Source: an optimization exercise on an open RTL-to-GDS flow (aim: small area). Production flows keep margins and buffers that such runs may drop.
Only simulation tests tie the RTL to the original design; equivalence was not proved.
Some runs may be left out. An edit can pass the tests and still lose a function that they never use.

--- flow/design.v: outline only ---
// module FFT32_pipeline: 1753 lines
// module fa_cell: 4 lines
// module ha_cell: 4 lines
module FFT32_pipeline (
    input clk,
    input i_rst,
    input signed [10:0] FFTInRe,
    input signed [10:0] FFTInIm,
    input in_valid,
    output signed [10:0] MDCOutUpRe,
    output signed [10:0] MDCOutUpIm,
    output signed [10:0] MDCOutDownRe,
    output signed [10:0] MDCOutDownIm,
    output MDC_out_valid,
    output signed [10:0] FFTOutRe,
    output signed [10:0] FFTOutIm,
    output FFT_out_valid
);
  // ...
==> flow/flow/run.sh <==
#!/bin/bash
# Layout flow: the standard ORFS flow (standard.sh), with two changes:
#  - the port buffers are sky130_fd_sc_hd__buf_1 cells instead of the
#    delay-buffer cells buffer_ports picks by itself;
#  - clock tree synthesis inserts no dummy loads.
# Every tool's output goes to standard.log.
set -euo pipefail
export BUFFER_PORTS_ARGS="-buffer_cell sky130_fd_sc_hd__buf_1"
export CTS_ARGS="-sink_clustering_enable -repair_clock_nets -sink_clustering_size 18 -sink_clustering_max_diameter 60 -buf_list sky130_fd_sc_hd__clkbuf_8 -dont_use_dummy_load"
bash standard.sh > standard.log 2>&1
==> flow/standard.sh <==
#!/bin/bash
# synth_recipe.tcl (not shown) runs the flow's synth.tcl, then flattens the netlist and writes it again
# the make line also repeats each setting of config.mk as NAME=value (left out here)
make -C /OpenROAD-flow-scripts/flow DESIGN_CONFIG=/design/flow/config.mk WORK_HOME=/design/flow/orfs CLKGATE_MAP_FILE= SYNTH_SCRIPT=/design/flow/synth_recipe.tcl "${@:-finish}"
==> flow/config.mk <==
export PLATFORM = sky130hd
export DESIGN_NAME = FFT32_pipeline
export DESIGN_NICKNAME = FFT32_pipeline
export VERILOG_FILES = /design/flow/design.v
export SDC_FILE = /design/flow/constraint.sdc
export NUM_CORES = 8
export LEC_CHECK = 0
export ABC_AREA = 1
export CAP_MARGIN = 20
export CORE_MARGIN = 2
export CORE_UTILIZATION = 70
export SLEW_MARGIN = 20
export SYNTH_HIERARCHICAL = 1
==> flow/constraint.sdc <==
create_clock -name core_clock -period 9.0 [get_ports {clk}]
set_input_delay 1.8000 -clock core_clock [delete_from_list [all_inputs] [get_ports {clk}]]
set_output_delay 1.8000 -clock core_clock [all_outputs]
set_load 0.01 [all_outputs]
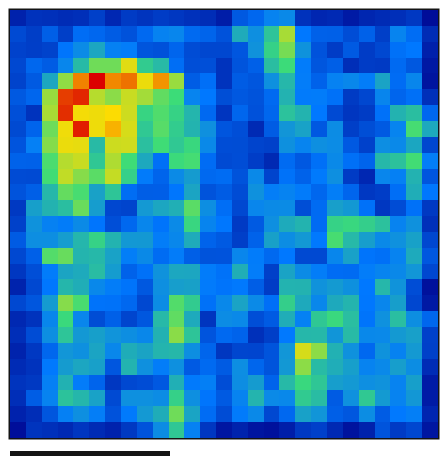
Fig. 1. Wiring heat map (run 1).
Scale bar: 100 um. The die is cut into 27 by 27 equal tiles; dark blue is low, red is high, scaled to the fullest tile. Values are wire area over tile area, all layers added.
mean over tiles = 0.24
emptiest ninth of the die = upper right
densest ninth of the die = upper left
vias post-DR: 30000
final WL: 105000 um
All-Layer GR Usage: 0.302
Routed WL per cell: 19.5 um

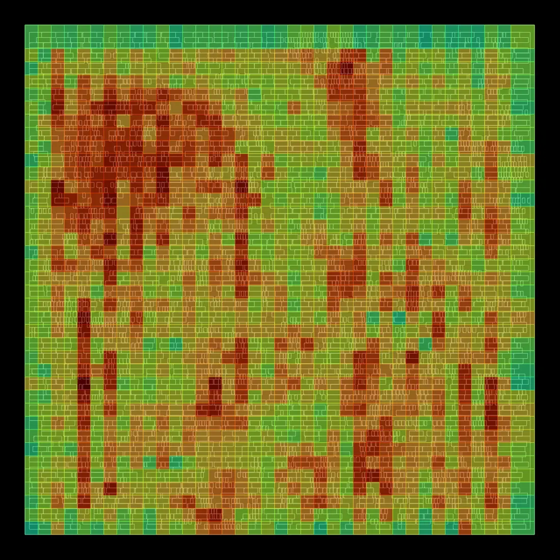
Fig. 2. Routing congestion (run 1).
routing usage on met3: 0.0462
grt met1 use: 0.422

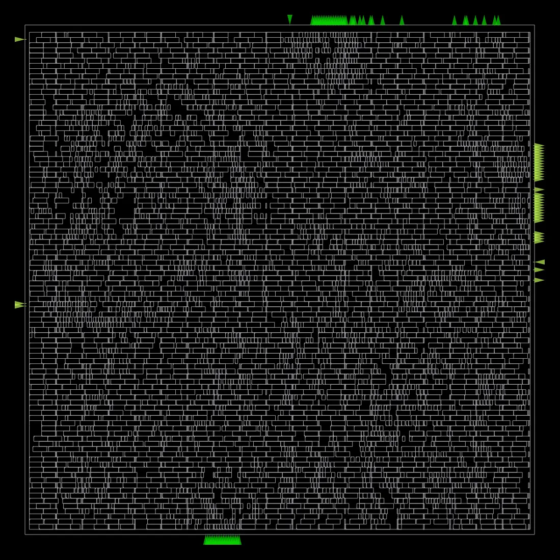
Fig. 3. Placement view (run 1).
Fill cells: 4786
fin util: 0.744
sequential cell area share: 0.508

==> flow_metrics.env, run 1 <==
export IMPL_ios=93
export IMPL_drv_cap=0
export IMPL_syn_inst=4390
export IMPL_synth_edf_count=0
export IMPL_core_um2=68700
export IMPL_met3_length_um=6760
export IMPL_drt_first_pass_iters=6
export IMPL_cts_buffers=87
export IMPL_clockBufferDepth=3
export IMPL_tightest_slew_ns=0.953
export IMPL_placed_cell_area_um2=49800
export IMPL_period_needed_ns=8.63
export IMPL_area_delta_synth_final_pct=5.04
export IMPL_gp_congestion=0.980
export IMPL_ant_nets=0
export IMPL_drv_slew=0
export IMPL_final_nets=5059
export IMPL_dp_hpwl_um=78700
export IMPL_multi_input_area_share=0.404
export IMPL_fin_crit_sh=0.959
export IMPL_reg2reg_depth=27
export IMPL_clock_sinks=1296
export IMPL_final_setup_viol_count=0
export IMPL_fin_ws_ns=0.366
export IMPL_n_all_buffers=151
export IMPL_ys_seq_area_frac=0.534
export IMPL_synth_top_cells_by_count="1288 x dfxtp_1, 769 x nand2_1, 502 x fa_1, 436 x o21ai_0, 293 x inv_1"
export IMPL_synth_nets=5000
export IMPL_skew_ns=0.0944
export IMPL_inv_count=338
export IMPL_fp_dieW_um=268
export IMPL_met1Wirelength_um=45100
export IMPL_path_common_cell="fa_1"
export IMPL_rrSetupSlack_ns=1.01
export IMPL_yosysTopAreaCell="dfxtp_1"
export IMPL_setup_tns_ns=0
export IMPL_fp_dieH_um=268
export IMPL_route_met2_wl_um=48400
export IMPL_multi_input_comb_cells=2575
export IMPL_grt_pass1_vias=29900
export IMPL_min_delay_path_depth=0
export IMPL_start_kind="flip-flop"
export IMPL_ys_async_sr_fraction=0.00617
export IMPL_crit_buf_inv=5
export IMPL_ys_ff_latch=1296
export IMPL_largest_reg_flops=352
export IMPL_largest_class="flip-flops and latches"
export IMPL_outcome="timing/DRC/antenna clean"
export IMPL_cts_htree_levels=3
export IMPL_crit_cells=21
export IMPL_clk_insertion_delay_late_ns=0.73
Fig. 4: run 1, logic cells by family
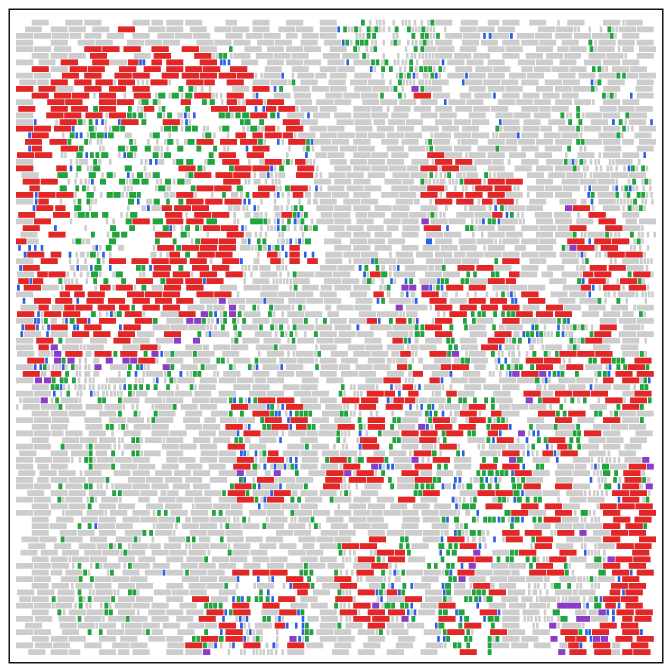

--- run 2 (diff from run 1) ---
--- a/flow/config.mk
+++ b/flow/config.mk
@@ -9,5 +9,5 @@
 export CAP_MARGIN = 20
 export CORE_MARGIN = 2
-export CORE_UTILIZATION = 70
+export CORE_UTILIZATION = 65
 export SLEW_MARGIN = 20
 export SYNTH_HIERARCHICAL = 1
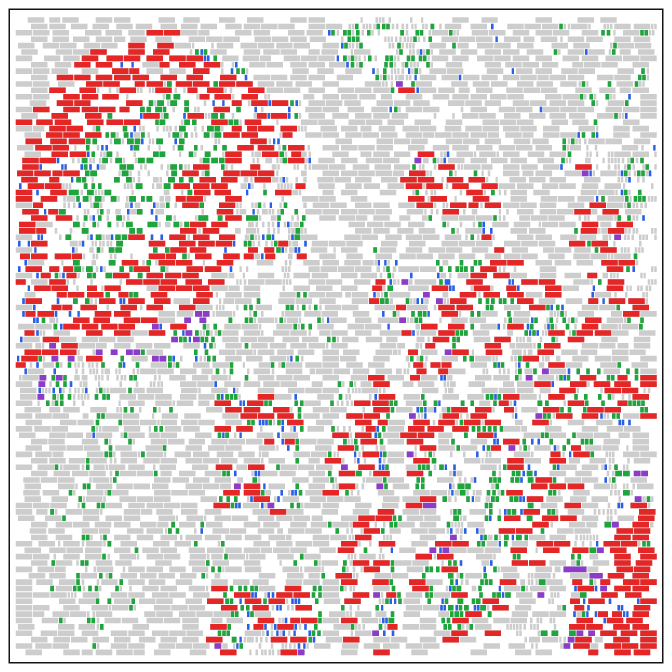
Fig. 5. Logic cells by family (run 2).
purple -> xor and xnor cells  # cells 61, most used xnor2_1
green -> aoi and oai cells  # cells 821, most used o21ai_0, where all over the die
blue -> inv cells  # cells 338, most used inv_1, where all over the die
red -> fa/ha/maj cells  # cells 585, most used fa_1, where all over the die
most common cell after layout, fill and taps aside: dfxtp_1
Non-Filler Instances: 5422
fraction of area in multi-input gates: 0.404

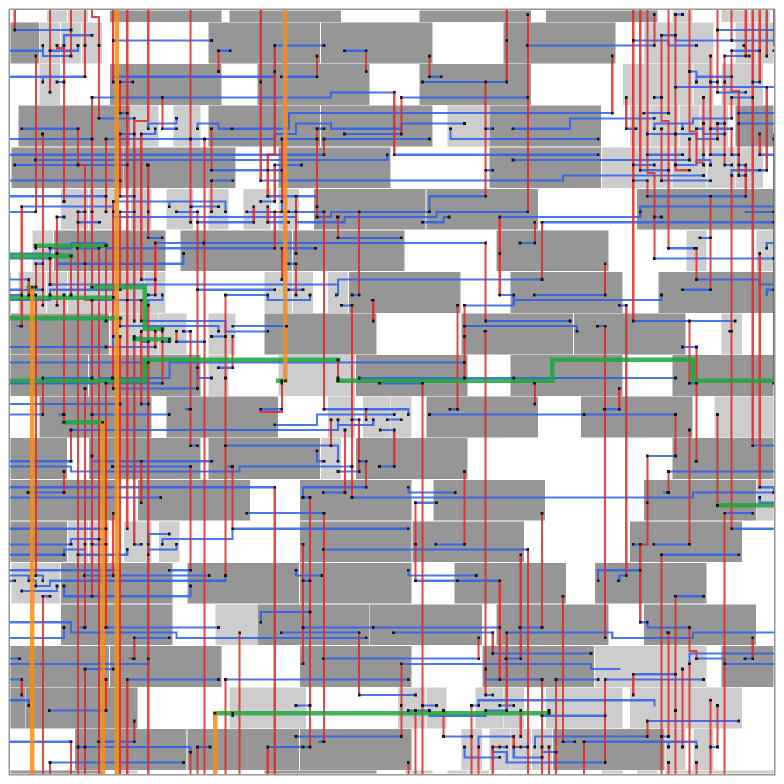
Fig. 6. A small window of the routed layout (run 2).
Region (114, 114) to (164, 164) um. Cells in gray, sequential cells in the stronger gray; small squares are vias.
green -> metal 3
red -> metal 2
orange -> metal 4
blue -> metal 1
sequential cells in the window = 70
most frequent = dfxtp_1 (67), nand2_1 (22), o21ai_0 (13)
cells with their middle in the window = 142

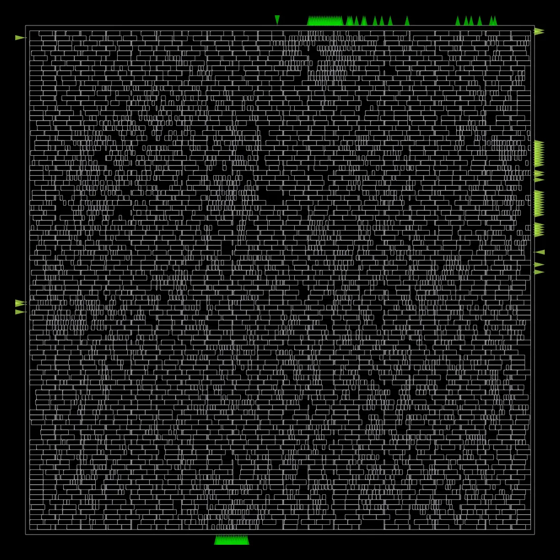
Fig. 7. Placement view (run 2).
# rows: 100
Fill cells: 5684
Seq cells: 1296
sequential cell area share: 0.508
CORE AREA: 74300 um^2

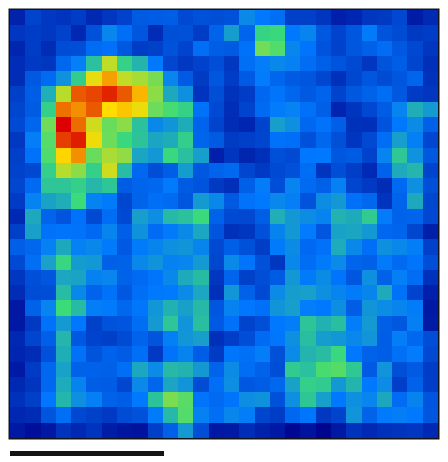
Fig. 8. Wiring heat map (run 2).
Scale bar: 100 um. The die is cut into 28 by 28 equal tiles; dark blue is low, red is high, scaled to the fullest tile. Values are wire area over tile area, all layers added.
tiles over half the peak = 6.1%
fullest tile = 0.86
densest ninth of the die = upper left
mean over tiles = 0.22
nearly empty tiles = 0.30%
final WL: 105000 um
vias post-DR: 29400
Routed WL per cell: 19.3 um
All-Layer GR Usage: 0.279

==> run 2 against run 1 <==
  * Global-route usage shrank 2.3 points
  * Clock skew shrank 0.010 ns
  * Maximum frequency shrank 0.31%
  * Worst setup slack lost 0.026 ns
  * Core utilization shrank 5.6 points
==> flow_metrics.env, run 2 <==
export IMPL_synth_nets=5000
export IMPL_cts_tree="yes"
export IMPL_crit_buf_inv=4
export IMPL_seqCellArea_um2=26000
export IMPL_multi_input_comb_cells=2575
export IMPL_gp_congestion=0.966
export IMPL_synthMuxAreaShare=0.00129
export IMPL_outcome="timing/DRC/antenna clean"
export IMPL_dp_hpwl_um=79000
export IMPL_slowest_delay_ns=0.44
export IMPL_drv_cap=0
export IMPL_place_inst=5325
export IMPL_grt_use_met2=0.439
export IMPL_met1Wirelength_um=46100
export IMPL_start_kind="flip-flop"
export IMPL_gr_usage_met3=0.0431
export IMPL_met3_length_um=6200
export IMPL_ant_nets=0
export IMPL_stdcell_area_um2=51100
export IMPL_fin_util=0.688
export IMPL_grt_max_degree=82
export IMPL_placed_cell_area_um2=49900
export IMPL_path_common_cell="fa_1"
export IMPL_clk_insertion_delay_late_ns=0.72
export IMPL_drv_slew=0
export IMPL_min_delay_path_depth=0
export IMPL_yosysTopAreaCell="dfxtp_1"
export IMPL_drt_first_pass_iters=6
export IMPL_synth_top_cells_by_count="1288 x dfxtp_1, 769 x nand2_1, 502 x fa_1, 436 x o21ai_0, 293 x inv_1"
export IMPL_route_met2_wl_um=47800
export IMPL_nWellTaps=969
export IMPL_cts_buffers=86
export IMPL_ys_seq_area_frac=0.534
export IMPL_yosys_warnings=11
export IMPL_largest_reg_flops=352
export IMPL_synth_xor_xnor_area_share=0.0115
export IMPL_ios=93
export IMPL_clockBufferDepth=3
export IMPL_drc=0
export IMPL_cp_end_kind="output pin"
export IMPL_period_needed_ns=8.66
export IMPL_slowest_stage="dfrtp_2"
export IMPL_crit_cells=21
export IMPL_dieArea_um2=77100
export IMPL_fin_crit_sh=0.962
export IMPL_required_ns=7.20
export IMPL_syn_inst=4390
export IMPL_use_met1=0.394
export IMPL_ys_async_sr_fraction=0.00617
export IMPL_crit_fanout=12
export IMPL_final_setup_viol_count=0
export IMPL_synth_fa_ha_area_frac=0.228
export IMPL_inv_count=338
export IMPL_overflow=0
export IMPL_skew_ns=0.0843
export IMPL_clock_sinks=1296
export IMPL_cts_htree_levels=3
export IMPL_largest_class="flip-flops and latches"
export IMPL_place_ws_ns=0.627
export IMPL_viasPerCell=5.42
export IMPL_root_buffer="clkbuf_8"
export IMPL_area_delta_synth_final_pct=5.09
export IMPL_antenna_found_initial=2
export IMPL_rrSetupSlack_ns=1.19
export IMPL_fin_ws_ns=0.339
export IMPL_reg2reg_depth=27
export IMPL_n_all_buffers=152
export IMPL_synth_edf_count=0
export IMPL_syn_area_per_cell_um2=11.1
export IMPL_setup_tns_ns=0
export IMPL_tightest_slew_ns=0.993
export IMPL_grt_pass1_vias=29300
export IMPL_fp_dieW_um=278
export IMPL_mostFrequentLayoutCells="1288 x dfxtp_1, 769 x nand2_1, 502 x fa_1"
export IMPL_fp_dieH_um=278
export IMPL_ys_ff_latch=1296
export IMPL_fmax_mhz=115
export IMPL_relSlewSlack=0.338
export IMPL_synth_compound_area_frac=0.0953
export IMPL_final_nets=5059
export IMPL_crit_arrival_ns=6.86
Fig. 9: run 2, cell density map
Scale bar: 100 um. The die is cut into 28 by 28 equal tiles; dark blue is low, red is high, 0 to 100% covered.
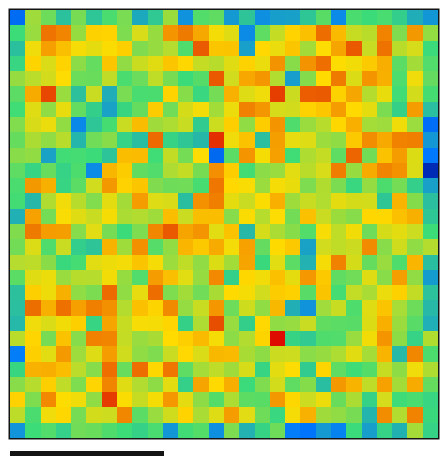

--- run 3 (diff from run 2) ---
--- a/flow/flow/run.sh
+++ b/flow/flow/run.sh
@@ -7,4 +7,4 @@
 set -euo pipefail
 export BUFFER_PORTS_ARGS="-buffer_cell sky130_fd_sc_hd__buf_1"
-export CTS_ARGS="-sink_clustering_enable -repair_clock_nets -sink_clustering_size 18 -sink_clustering_max_diameter 60 -buf_list sky130_fd_sc_hd__clkbuf_8 -dont_use_dummy_load"
+export CTS_ARGS="-sink_clustering_enable -repair_clock_nets -sink_clustering_size 30 -sink_clustering_max_diameter 80 -buf_list sky130_fd_sc_hd__clkbuf_16 -dont_use_dummy_load"
 bash standard.sh > standard.log 2>&1
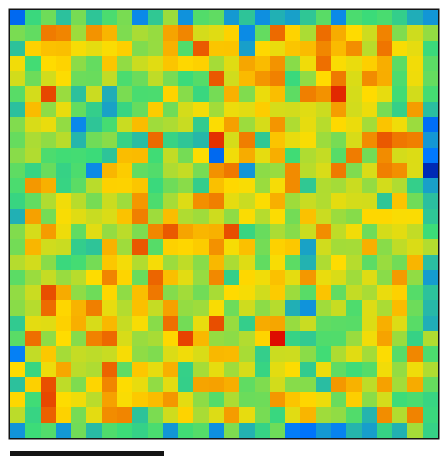
Fig. 10. Cell density map (run 3).
Scale bar: 100 um. The die is cut into 28 by 28 equal tiles; dark blue is low, red is high, 0 to 100% covered.
fullest tile = 99%
mean over tiles = 65%
tiles over 75% full = 27%

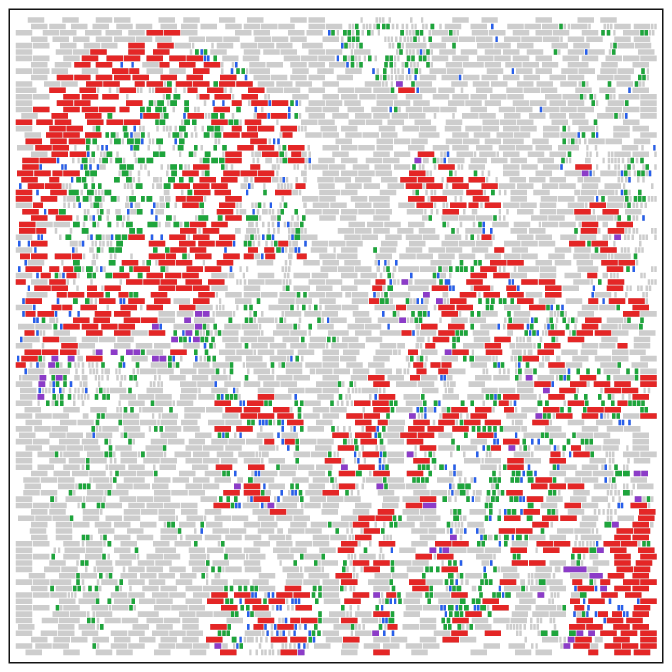
Fig. 11. Logic cells by family (run 3).
green -> aoi and oai cells  # cells 821, most used o21ai_0, where all over the die
blue -> inv cells  # cells 338, most used inv_1, where all over the die
red -> fa/ha/maj cells  # cells 585, most used fa_1, where all over the die
purple -> xor and xnor cells  # cells 61, most used xnor2_1
fraction of area in multi-input gates: 0.403
Non-Filler Instances: 5390

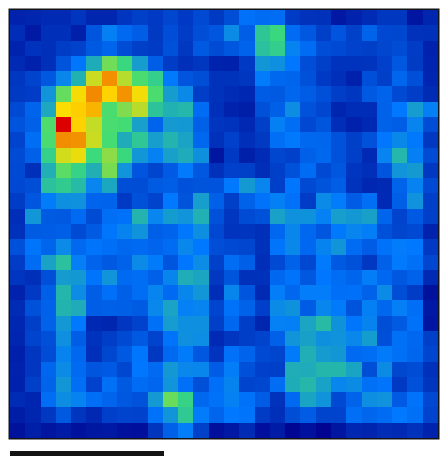
Fig. 12. Wiring heat map (run 3).
Scale bar: 100 um. The die is cut into 28 by 28 equal tiles; dark blue is low, red is high, scaled to the fullest tile. Values are wire area over tile area, all layers added.
mean over tiles = 0.22
tiles over half the peak = 4.5%
nearly empty tiles = 0.30%
fullest tile = 1.0
densest ninth of the die = upper left

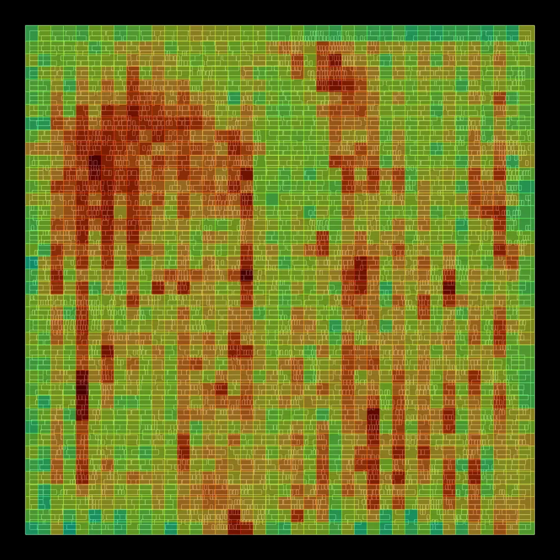
Fig. 13. Routing congestion (run 3).
routing usage on met3: 0.0401
All-Layer GR Usage: 0.278

==> run 3 against run 2 <==
  * Highest routed layer is now met5
  * First-iteration DRC count grew 1.6%
  * Sequential share of layout area is 0.15 points lower
  * Die area stayed put
  * Flip-flop and latch count unchanged
  * Critical path depth unchanged
  * Critical path type unchanged
  * Largest cell class unchanged
  * Final cell count is 0.59% lower
==> flow_metrics.env, run 3 <==
export IMPL_synth_compound_area_frac=0.0953
export IMPL_crit_cells=21
export IMPL_syn_inst=4390
export IMPL_placed_cell_area_um2=49900
export IMPL_wirelength_um=105000
export IMPL_synth_fa_ha_area_frac=0.228
export IMPL_drc=0
export IMPL_clock_sinks=1296
export IMPL_met3_length_um=6500
export IMPL_path_common_cell="fa_1"
export IMPL_drt_first_pass_iters=6
export IMPL_fmax_mhz=116
export IMPL_fillCellCount=5652
export IMPL_core_um2=74300
export IMPL_cts_tree="yes"
export IMPL_ys_seq_area_frac=0.534
export IMPL_relSlewSlack=0.336
export IMPL_clockBufferDepth=3
export IMPL_mostFrequentLayoutCells="1288 x dfxtp_1, 769 x nand2_1, 502 x fa_1"
export IMPL_seqCellArea_um2=26000
export IMPL_yosys_warnings=11
export IMPL_seq_share=0.507
export IMPL_final_nets=5027
export IMPL_period_needed_ns=8.60
export IMPL_nWellTaps=969
export IMPL_reg2reg_depth=27
export IMPL_seq_cell_count=1296
export IMPL_rrSetupSlack_ns=1.09
export IMPL_ys_ff_latch=1296
export IMPL_rows=100
export IMPL_clk_insertion_delay_late_ns=0.65
export IMPL_start_kind="flip-flop"
export IMPL_ant_nets=0
export IMPL_slowest_stage="fa_1"
export IMPL_outcome="timing/DRC/antenna clean"
export IMPL_yosysTopAreaCell="dfxtp_1"
export IMPL_drv_slew=0
export IMPL_largest_reg_flops=352
export IMPL_crit_arrival_ns=6.80
export IMPL_routedWlPerCell_um=19.4
export IMPL_synth_xor_xnor_area_share=0.0115
export IMPL_synth_edf_count=0
export IMPL_cp_end_kind="output pin"
export IMPL_place_ws_ns=0.627
export IMPL_cts_buffers=53
export IMPL_syn_area_per_cell_um2=11.1
export IMPL_route_met2_wl_um=48100
export IMPL_n_all_buffers=153
export IMPL_synthMuxAreaShare=0.00129
export IMPL_use_met1=0.393
export IMPL_gp_congestion=0.966
export IMPL_fp_dieW_um=278
export IMPL_fin_ws_ns=0.403
export IMPL_slowest_delay_ns=0.44
Fig. 14: run 3, placement view
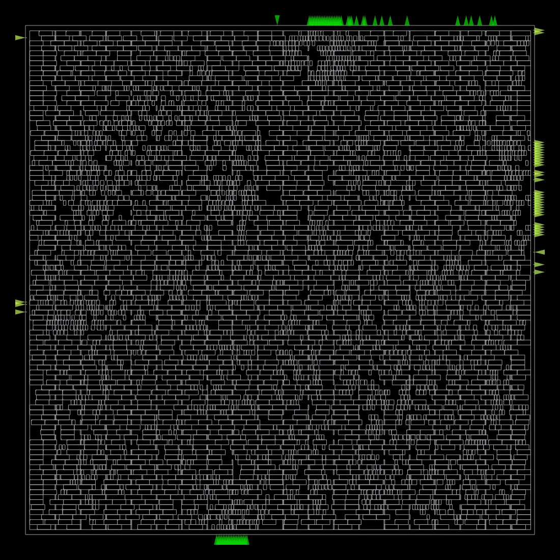

--- run 4 (diff from run 3) ---
==> flow/flow/run.sh (replaced) <==
#!/bin/bash
# Layout flow: the standard ORFS flow (standard.sh) with these changes:
#  - synthesis maps the logic with an area-only ABC script (the registers,
#    the synthesis passes and the flattening are those of the standard flow);
#  - the port buffers are sky130_fd_sc_hd__buf_1 cells instead of the
#    delay-buffer cells buffer_ports picks by itself;
#  - clock tree synthesis inserts no dummy loads.
# Every tool's output goes to standard.log (and ORFS's own logs under orfs/).
set -euo pipefail
rm -rf scripts_area
cp -r "$FLOW_HOME/scripts" scripts_area
printf 'strash\ndch\nmap -a\n' > scripts_area/abc_area.script
export SCRIPTS_DIR="$PWD/scripts_area"
export BUFFER_PORTS_ARGS="-buffer_cell sky130_fd_sc_hd__buf_1"
export CTS_ARGS="-sink_clustering_enable -repair_clock_nets -sink_clustering_size 18 -sink_clustering_max_diameter 60 -buf_list sky130_fd_sc_hd__clkbuf_8 -dont_use_dummy_load"
bash standard.sh > standard.log 2>&1
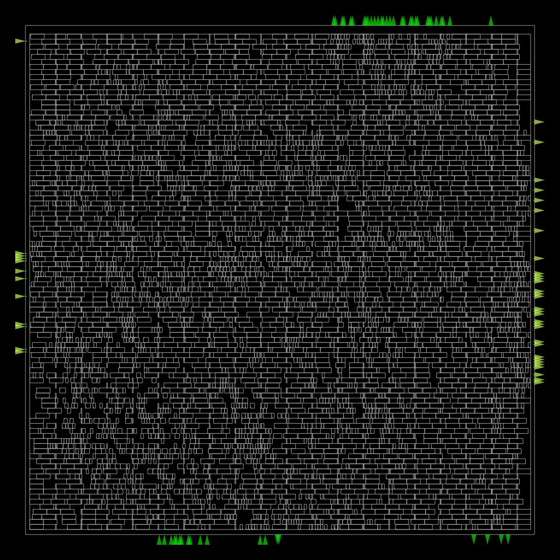
Fig. 15. Placement view (run 4).
TAP cells: 950
Fill cells: 5328
CORE AREA: 71900 um^2

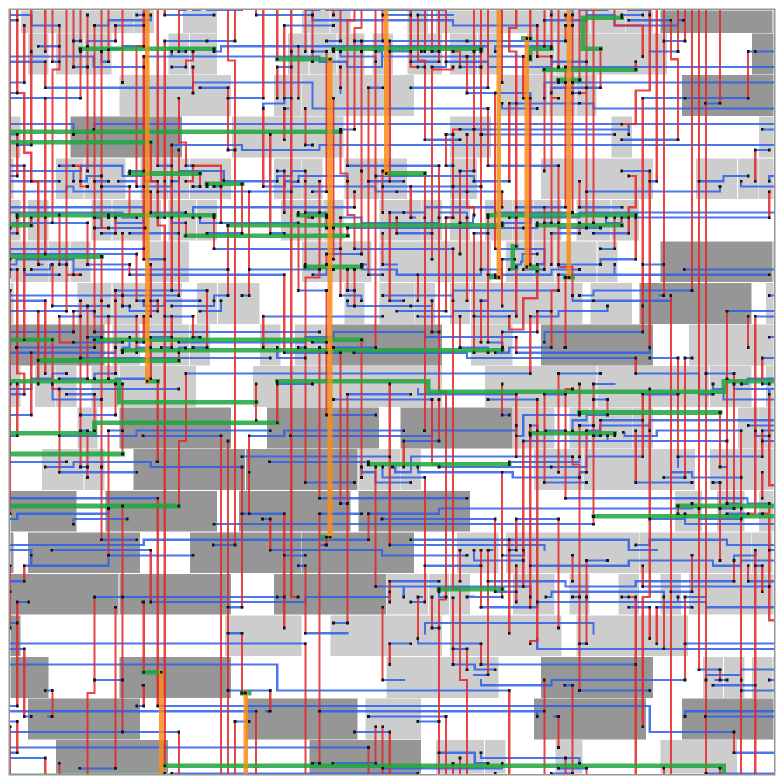
Fig. 16. A small window of the routed layout (run 4).
Region (112, 112) to (162, 162) um. Cells in gray, sequential cells in the stronger gray; small squares are vias.
blue -> metal 1
green -> metal 3
red -> metal 2
orange -> metal 4
cells with their middle in the window = 176
sequential cells in the window = 31
most frequent = dfxtp_1 (31), nor2_1 (25), fa_1 (22)

==> run 4 against run 3 <==
  * Core utilization up 1.8 points
  * Design area down 0.84%
  * Global-route usage up 1.9 points
  * Non-clock buffer count up 17
  * Still clean
  * Synthesized area down 2.7%
  * Highest routed layer unchanged
  * Routed wire length up 3.2%
  * Synthesized cell count down 7.6%
  * Critical path depth unchanged
  * Flip-flop and latch count unchanged
  * Hold slack worse by 0.049 ns
  * Maximum frequency down 1.3%
==> flow_metrics.env, run 4 <==
export IMPL_synthMuxAreaShare=0.00172
export IMPL_placed_cell_area_um2=49500
export IMPL_yosysTopAreaCell="dfxtp_1"
export IMPL_gp_congestion=0.998
export IMPL_clk_insertion_delay_late_ns=0.77
export IMPL_tightest_slew_ns=1.23
export IMPL_met3_length_um=7140
export IMPL_ant_nets=0
export IMPL_grt_use_total=0.297
export IMPL_path_common_cell="fa_1"
export IMPL_met1Wirelength_um=45600
export IMPL_drt_first_pass_iters=7
export IMPL_fin_ws_ns=0.292
export IMPL_ios=93
export IMPL_seq_cell_count=1296
export IMPL_synth_top_cells_by_count="1288 x dfxtp_1, 559 x nand2_1, 502 x fa_1, 386 x o21ai_0, 359 x nor2_1"
export IMPL_seq_share=0.511
export IMPL_crit_buf_inv=5
export IMPL_multi_input_comb_cells=2454
export IMPL_relSlewSlack=0.174
export IMPL_final_setup_viol_count=0
export IMPL_cts_htree_levels=3
export IMPL_start_kind="flip-flop"
export IMPL_viasPerCell=5.62
export IMPL_ys_async_sr_fraction=0.00617
export IMPL_routedWlPerCell_um=20.5
export IMPL_synth_fa_ha_area_frac=0.234
export IMPL_grt_max_degree=89
export IMPL_overflow=0
export IMPL_clockBufferDepth=3
export IMPL_grt_pass1_vias=30000
export IMPL_crit_arrival_ns=6.91
export IMPL_period_needed_ns=8.71
export IMPL_largest_reg_flops=352
export IMPL_wirelength_um=108000
export IMPL_drv_slew=0
export IMPL_rrSetupSlack_ns=0.66
export IMPL_crit_fanout=13
export IMPL_dp_hpwl_um=81800
export IMPL_slowest_stage="dfrtp_2"
export IMPL_syn_area_per_cell_um2=11.7
export IMPL_outcome="timing/DRC/antenna clean"
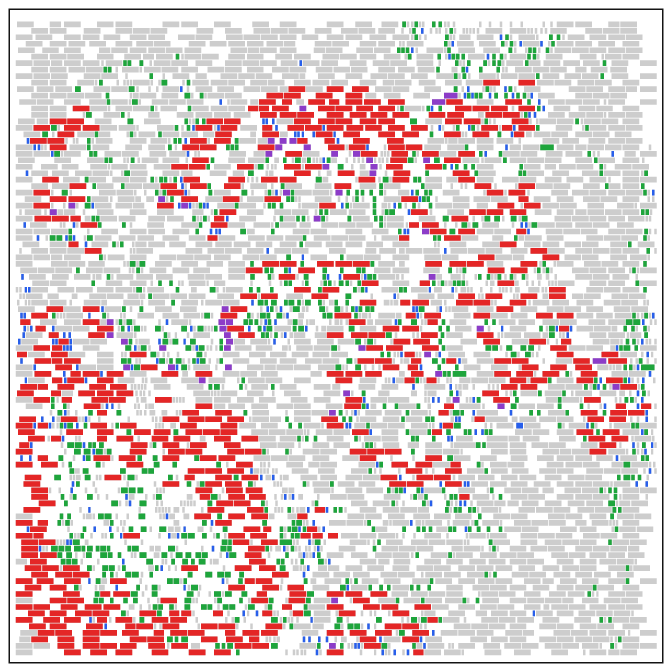
Fig. 17. Logic cells by family (run 4).
blue -> inv cells  # cells 302, most used clkinv_1, where all over the die
green -> aoi and oai cells  # cells 849, most used o21ai_0, where all over the die
purple -> xor and xnor cells  # cells 52, most used xnor2_1
red -> fa/ha/maj cells  # cells 586, most used fa_1, where all over the die
fraction of area in multi-input gates: 0.401
Non-Filler Instances: 5264

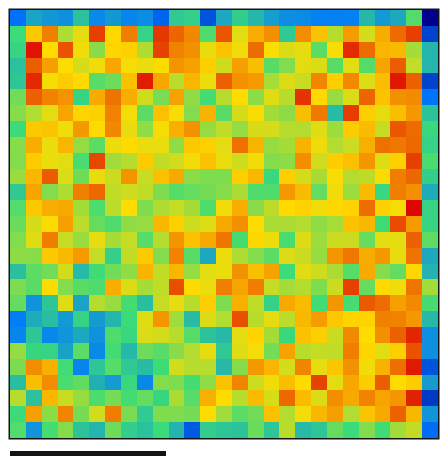
Fig. 18. Cell density map (run 4).
Scale bar: 100 um. The die is cut into 27 by 27 equal tiles; dark blue is low, red is high, 0 to 100% covered.
nearly empty tiles = 0.10%
fullest tile = 99%
emptiest ninth of the die = lower left
Initial Util: 0.659
fin util: 0.708

Fig. 19: run 4, routing congestion
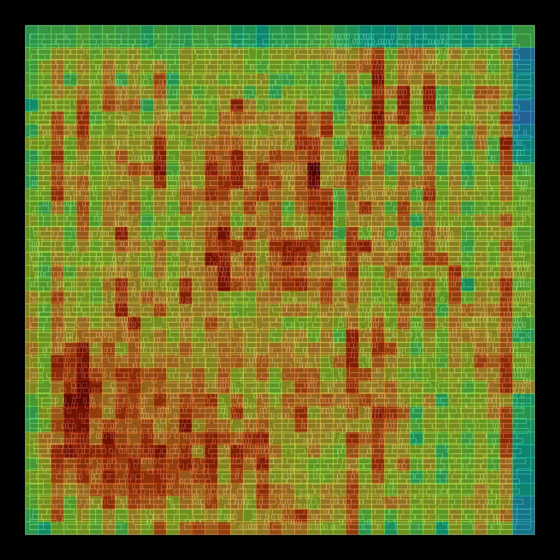

--- run 5 (diff from run 4) ---
--- a/flow/flow/run.sh
+++ b/flow/flow/run.sh
@@ -10,5 +10,5 @@
 rm -rf scripts_area
 cp -r "$FLOW_HOME/scripts" scripts_area
-printf 'strash\ndch\nmap -a\n' > scripts_area/abc_area.script
+printf 'strash\ndch\nmap -a\ntopo\nstime -c\nbuffer -c\nupsize -c\ndnsize -c\n' > scripts_area/abc_area.script
 export SCRIPTS_DIR="$PWD/scripts_area"
 export BUFFER_PORTS_ARGS="-buffer_cell sky130_fd_sc_hd__buf_1"
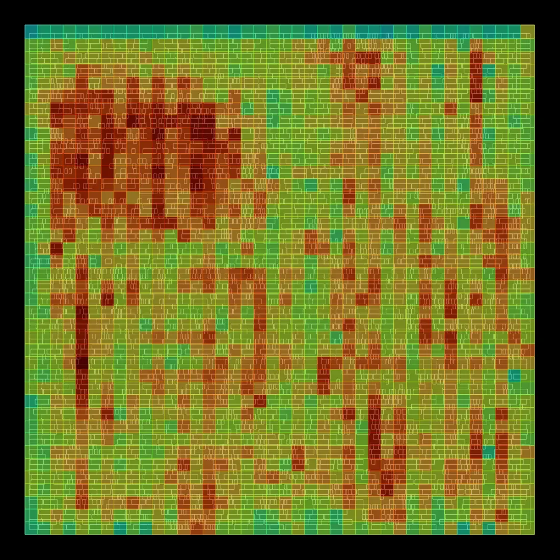
Fig. 20. Routing congestion (run 5).
routing usage on met3: 0.0489
met2 Use GR: 0.439

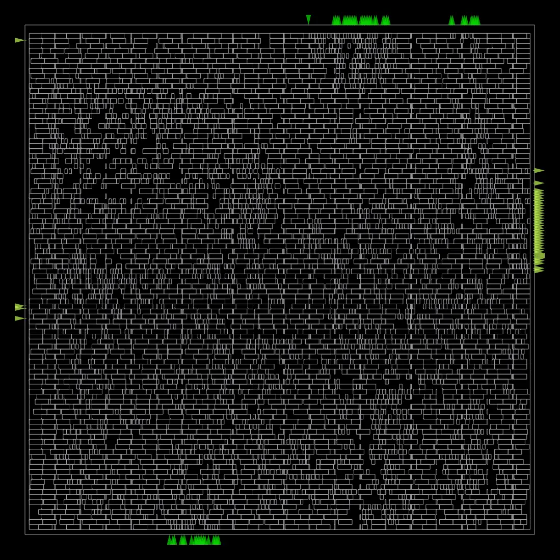
Fig. 21. Placement view (run 5).
sequential cell area share: 0.511
Non-Filler Instances: 5262

==> run 5 against run 4 <==
  * Still clean
  * Worst setup slack improved by 0.078 ns
  * Maximum frequency increased by 0.91%
  * Hold slack improved by 0.047 ns
  * Sequential share of layout area about the same
  * Flip-flop and latch count unchanged
  * Core utilization decreased by 1.3 points
  * Critical endpoint unchanged
==> flow_metrics.env, run 5 <==
export IMPL_ctsResizeCount=4
export IMPL_cts_buffers=91
export IMPL_met3_length_um=6680
export IMPL_area_delta_synth_final_pct=5.34
export IMPL_gp_congestion=0.988
export IMPL_ys_seq_area_frac=0.538
export IMPL_slowest_delay_ns=0.42
export IMPL_stdcell_area_um2=50900
export IMPL_yosysTopAreaCell="dfxtp_1"
export IMPL_cp_end_kind="output pin"
export IMPL_mostFrequentLayoutCells="1288 x dfxtp_1, 557 x nand2_1, 502 x fa_1"
export IMPL_synth_compound_area_frac=0.104
export IMPL_fin_ws_ns=0.370
export IMPL_synthMuxAreaShare=0.00168
export IMPL_grt_pass1_vias=29200
export IMPL_reg2reg_depth=26
export IMPL_place_ws_ns=0.466
export IMPL_clk_insertion_delay_late_ns=0.72
export IMPL_rows=99
export IMPL_dp_hpwl_um=79200
export IMPL_ys_ff_latch=1296
export IMPL_place_inst=5165
export IMPL_synth_fa_ha_area_frac=0.230
export IMPL_synth_top_area_frac=0.534
export IMPL_grt_max_degree=89
export IMPL_cts_htree_levels=3
export IMPL_route_met2_wl_um=47200
export IMPL_synth_xor_xnor_area_share=0.0101
export IMPL_min_delay_path_depth=0
export IMPL_drv_cap=0
export IMPL_routedWlPerCell_um=19.9
export IMPL_dieArea_um2=76500
export IMPL_multi_input_area_share=0.402
export IMPL_start_kind="flip-flop"
export IMPL_crit_arrival_ns=6.83
export IMPL_synth_main_ff_cell="dfxtp_1"
export IMPL_synth_top_family_by_area="adder cells"
export IMPL_multi_input_area_um2=20400
export IMPL_relSlewSlack=0.357
export IMPL_grt_use_total=0.281
export IMPL_synth_edf_count=0
export IMPL_final_nets=4912
export IMPL_skew_ns=0.0924
export IMPL_rrSetupSlack_ns=1.05
export IMPL_n_all_buffers=157
export IMPL_setup_tns_ns=0
export IMPL_root_buffer="clkbuf_8"
export IMPL_ys_async_sr_fraction=0.00617
export IMPL_fillCellCount=5508
export IMPL_syn_area_per_cell_um2=11.4
export IMPL_yosysMostFrequentCell="dfxtp_1"
export IMPL_tightest_slew_ns=0.956
export IMPL_fmax_mhz=116
export IMPL_clock_sinks=1296
export IMPL_crit_buf_inv=4
export IMPL_ios=93
export IMPL_synth_top_cells_by_count="1288 x dfxtp_1, 557 x nand2_1, 502 x fa_1, 367 x o21ai_0, 349 x nor2_1"
export IMPL_final_common_cell="dfxtp_1"
export IMPL_fp_dieW_um=277
export IMPL_inv_count=302
export IMPL_final_setup_viol_count=0
export IMPL_multi_input_comb_cells=2454
export IMPL_slowest_stage="dfrtp_1"
export IMPL_overflow=0
export IMPL_nWellTaps=959
export IMPL_cts_tree="yes"
export IMPL_wirelength_um=105000
export IMPL_drt_first_pass_iters=5
export IMPL_synth_nets=4855
export IMPL_crit_cells=22
export IMPL_largest_class="flip-flops and latches"
export IMPL_yosys_warnings=11
export IMPL_fin_crit_sh=0.959
export IMPL_num_vias=29100
export IMPL_met1Wirelength_um=46300
export IMPL_num_antenna_cells=3
export IMPL_seq_cell_count=1296
export IMPL_outcome="timing/DRC/antenna clean"
export IMPL_ant_nets=0
export IMPL_synth_simple_area_share=0.0765
export IMPL_drc=0
export IMPL_drt_initial_drc_count=2807
export IMPL_period_needed_ns=8.63
export IMPL_placed_cell_area_um2=49600
export IMPL_drv_slew=0
export IMPL_antenna_found_initial=5
export IMPL_clockBufferDepth=3
export IMPL_largest_reg_flops=352
export IMPL_viasPerCell=5.54
export IMPL_seqCellArea_um2=26000
export IMPL_required_ns=7.20
export IMPL_crit_fanout=12
export IMPL_fp_dieH_um=277
export IMPL_syn_inst=4245
export IMPL_path_common_cell="fa_1"
export IMPL_use_met1=0.396
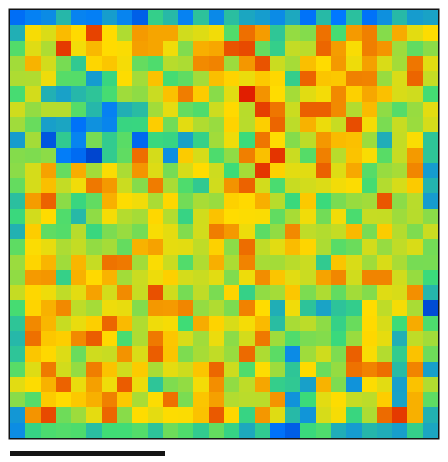
Fig. 22. Cell density map (run 5).
Scale bar: 100 um. The die is cut into 28 by 28 equal tiles; dark blue is low, red is high, 0 to 100% covered.
fullest tile = 97%
mean over tiles = 65%
tiles over 75% full = 29%
fin util: 0.695
Initial Util: 0.659
CORE AREA: 73200 um^2

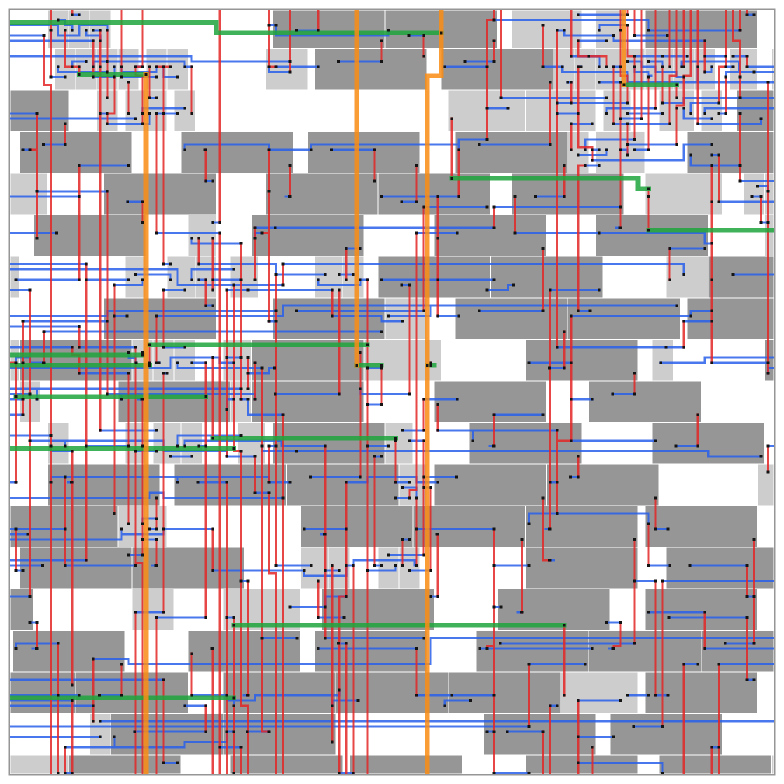
Fig. 23. A small window of the routed layout (run 5).
Region (113, 113) to (163, 163) um. Cells in gray, sequential cells in the stronger gray; small squares are vias.
green -> metal 3
blue -> metal 1
red -> metal 2
orange -> metal 4
cells with their middle in the window = 135
most frequent = dfxtp_1 (67), nand2_1 (25), o21ai_0 (7)
sequential cells in the window = 69

Fig. 24: run 5, wiring heat map
Scale bar: 100 um. The die is cut into 28 by 28 equal tiles; dark blue is low, red is high, scaled to the fullest tile. Values are wire area over tile area, all layers added.
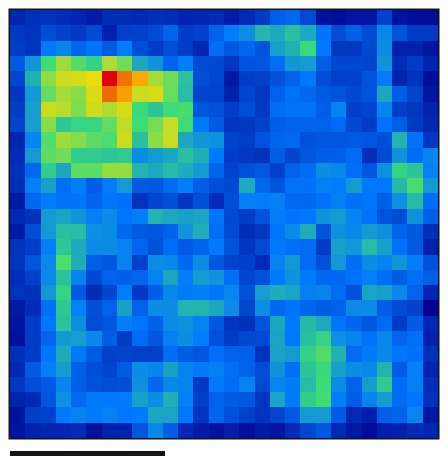

--- run 6 (diff from run 5) ---
--- a/flow/flow/run.sh
+++ b/flow/flow/run.sh
@@ -10,5 +10,5 @@
 rm -rf scripts_area
 cp -r "$FLOW_HOME/scripts" scripts_area
-printf 'strash\ndch\nmap -a\ntopo\nstime -c\nbuffer -c\nupsize -c\ndnsize -c\n' > scripts_area/abc_area.script
+printf 'strash\n&get -n\n&st\n&dch\n&nf -a\n&put\n' > scripts_area/abc_area.script
 export SCRIPTS_DIR="$PWD/scripts_area"
 export BUFFER_PORTS_ARGS="-buffer_cell sky130_fd_sc_hd__buf_1"
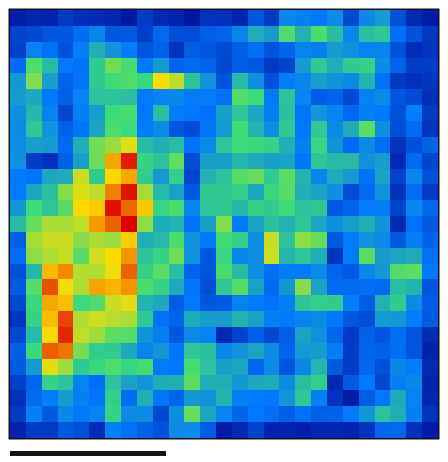
Fig. 25. Wiring heat map (run 6).
Scale bar: 100 um. The die is cut into 27 by 27 equal tiles; dark blue is low, red is high, scaled to the fullest tile. Values are wire area over tile area, all layers added.
tiles over half the peak = 17%
mean over tiles = 0.25
densest ninth of the die = middle left
fullest tile = 0.72

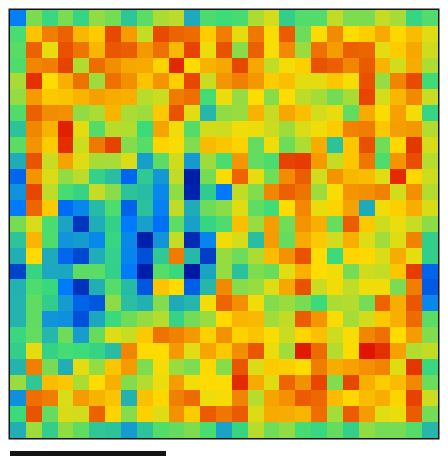
Fig. 26. Cell density map (run 6).
Scale bar: 100 um. The die is cut into 27 by 27 equal tiles; dark blue is low, red is high, 0 to 100% covered.
emptiest ninth of the die = middle left
mean over tiles = 66%
tiles over 75% full = 40%
fullest tile = 98%
Initial Util: 0.654
CORE AREA: 72700 um^2
fin util: 0.703

==> run 6 against run 5 <==
  * Maximum frequency is 1.1% lower
  * Clock skew fell by 0.0092 ns
  * Synthesized area decreased by 1.5%
  * Global-route usage is 2.6 points higher
  * Synthesized cell count decreased by 9.5%
  * Routed wire length up 7.1%
  * Via count about the same
  * Clock-buffer cell count down 2
  * Sequential share of layout area shrank 0.28 points
  * Critical path depth decreased by 1
==> flow_metrics.env, run 6 <==
export IMPL_outcome="timing/DRC/antenna clean"
export IMPL_num_antenna_cells=1
export IMPL_synth_top_area_frac=0.542
export IMPL_syn_area_per_cell_um2=12.4
export IMPL_fp_dieH_um=274
export IMPL_synthMuxAreaShare=0.0191
export IMPL_gp_congestion=1.06
export IMPL_cts_htree_levels=3
export IMPL_final_setup_viol_count=0
export IMPL_drv_slew=0
export IMPL_synth_main_ff_cell="dfxtp_1"
export IMPL_drv_cap=0
export IMPL_placed_cell_area_um2=49800
export IMPL_cp_end_kind="output pin"
export IMPL_fp_dieW_um=274
export IMPL_cts_tree="yes"
export IMPL_num_vias=29100
export IMPL_period_needed_ns=8.72
export IMPL_synth_simple_area_share=0.0687
export IMPL_slowest_stage="fa_1"
export IMPL_syn_inst=3840
export IMPL_grt_pass1_vias=30300
export IMPL_route_met2_wl_um=53200
export IMPL_inv_count=150
export IMPL_yosysTopAreaCell="dfxtp_1"
export IMPL_setup_tns_ns=0
export IMPL_crit_fanout=13
export IMPL_start_kind="flip-flop"
export IMPL_viasPerCell=5.75
export IMPL_rows=99
export IMPL_place_ws_ns=0.447
export IMPL_min_delay_path_depth=0
export IMPL_synth_top_family_by_area="adder cells"
export IMPL_largest_reg_flops=352
export IMPL_routedWlPerCell_um=22.2
export IMPL_fin_crit_sh=0.969
export IMPL_slowest_delay_ns=0.44
export IMPL_grt_use_met2=0.500
export IMPL_largest_class="flip-flops and latches"
export IMPL_antenna_found_initial=7
export IMPL_nWellTaps=959
export IMPL_root_buffer="clkbuf_8"
export IMPL_clock_sinks=1296
export IMPL_synth_xor_xnor_area_share=0.0131
export IMPL_multi_input_area_um2=21100
export IMPL_overflow=0
export IMPL_ios=93
export IMPL_cts_buffers=89
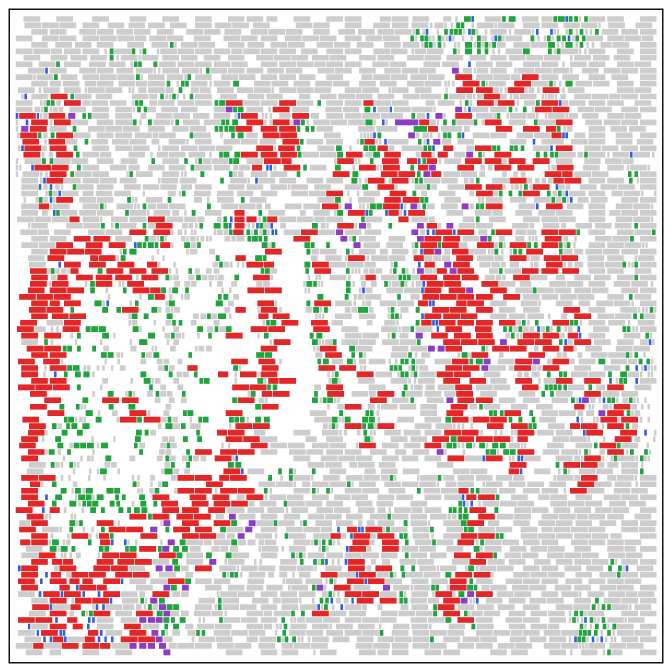
Fig. 27. Logic cells by family (run 6).
purple -> xor and xnor cells  # cells 71, most used xnor2_1
blue -> inv cells  # cells 150, most used clkinv_1, where all over the die
green -> aoi and oai cells  # cells 777, most used o21ai_0, where all over the die
red -> fa/ha/maj cells  # cells 587, most used fa_1, where all over the die

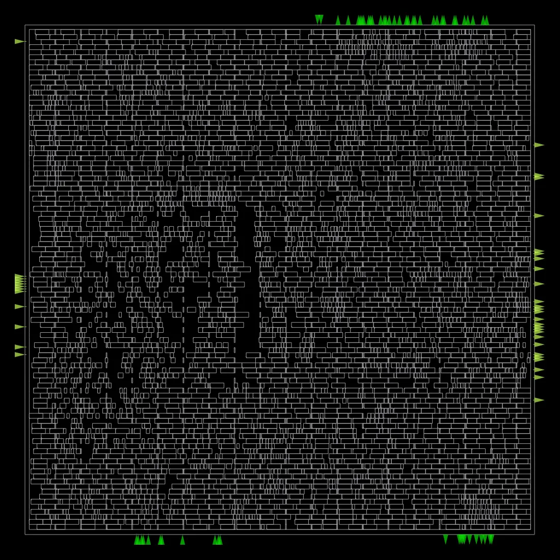
Fig. 28. Placement view (run 6).
Non-Filler Instances: 5071
sequential cell area share: 0.508
Fill cells: 5126

==> what the ideal ports hide <==
The flow's constraints put no driver on any port. The routed layouts listed below were extracted and timed again, unchanged, in two steps.
Step 1, drivers: a clkbuf_16 drives clk and a buf_2 each remaining input, both assumed.
Step 2 also shifts input and output timing later by t, the mid clock arrival at the registers, as if the neighbouring blocks saw the same clock.
Three values: ideal, step 1, step 2; two values: the first two.
run | t (ns) | setup slack, ns | worst setup path at the end
run 1 | 0.740 | 0.366 / 0.307 / 1.007 | register to register
run 2 | 0.744 | 0.339 / 0.277 / 1.022 | register to output
run 3 | 0.669 | 0.403 / 0.338 / 1.007 | register to output
run 4 | 0.746 | 0.292 / 0.231 / 0.661 | register to register
run 5 | 0.735 | 0.370 / 0.309 / 1.043 | register to output
run 6 | 0.761 | 0.277 / 0.204 / 0.523 | register to register
After both steps every run listed still meets setup and hold.
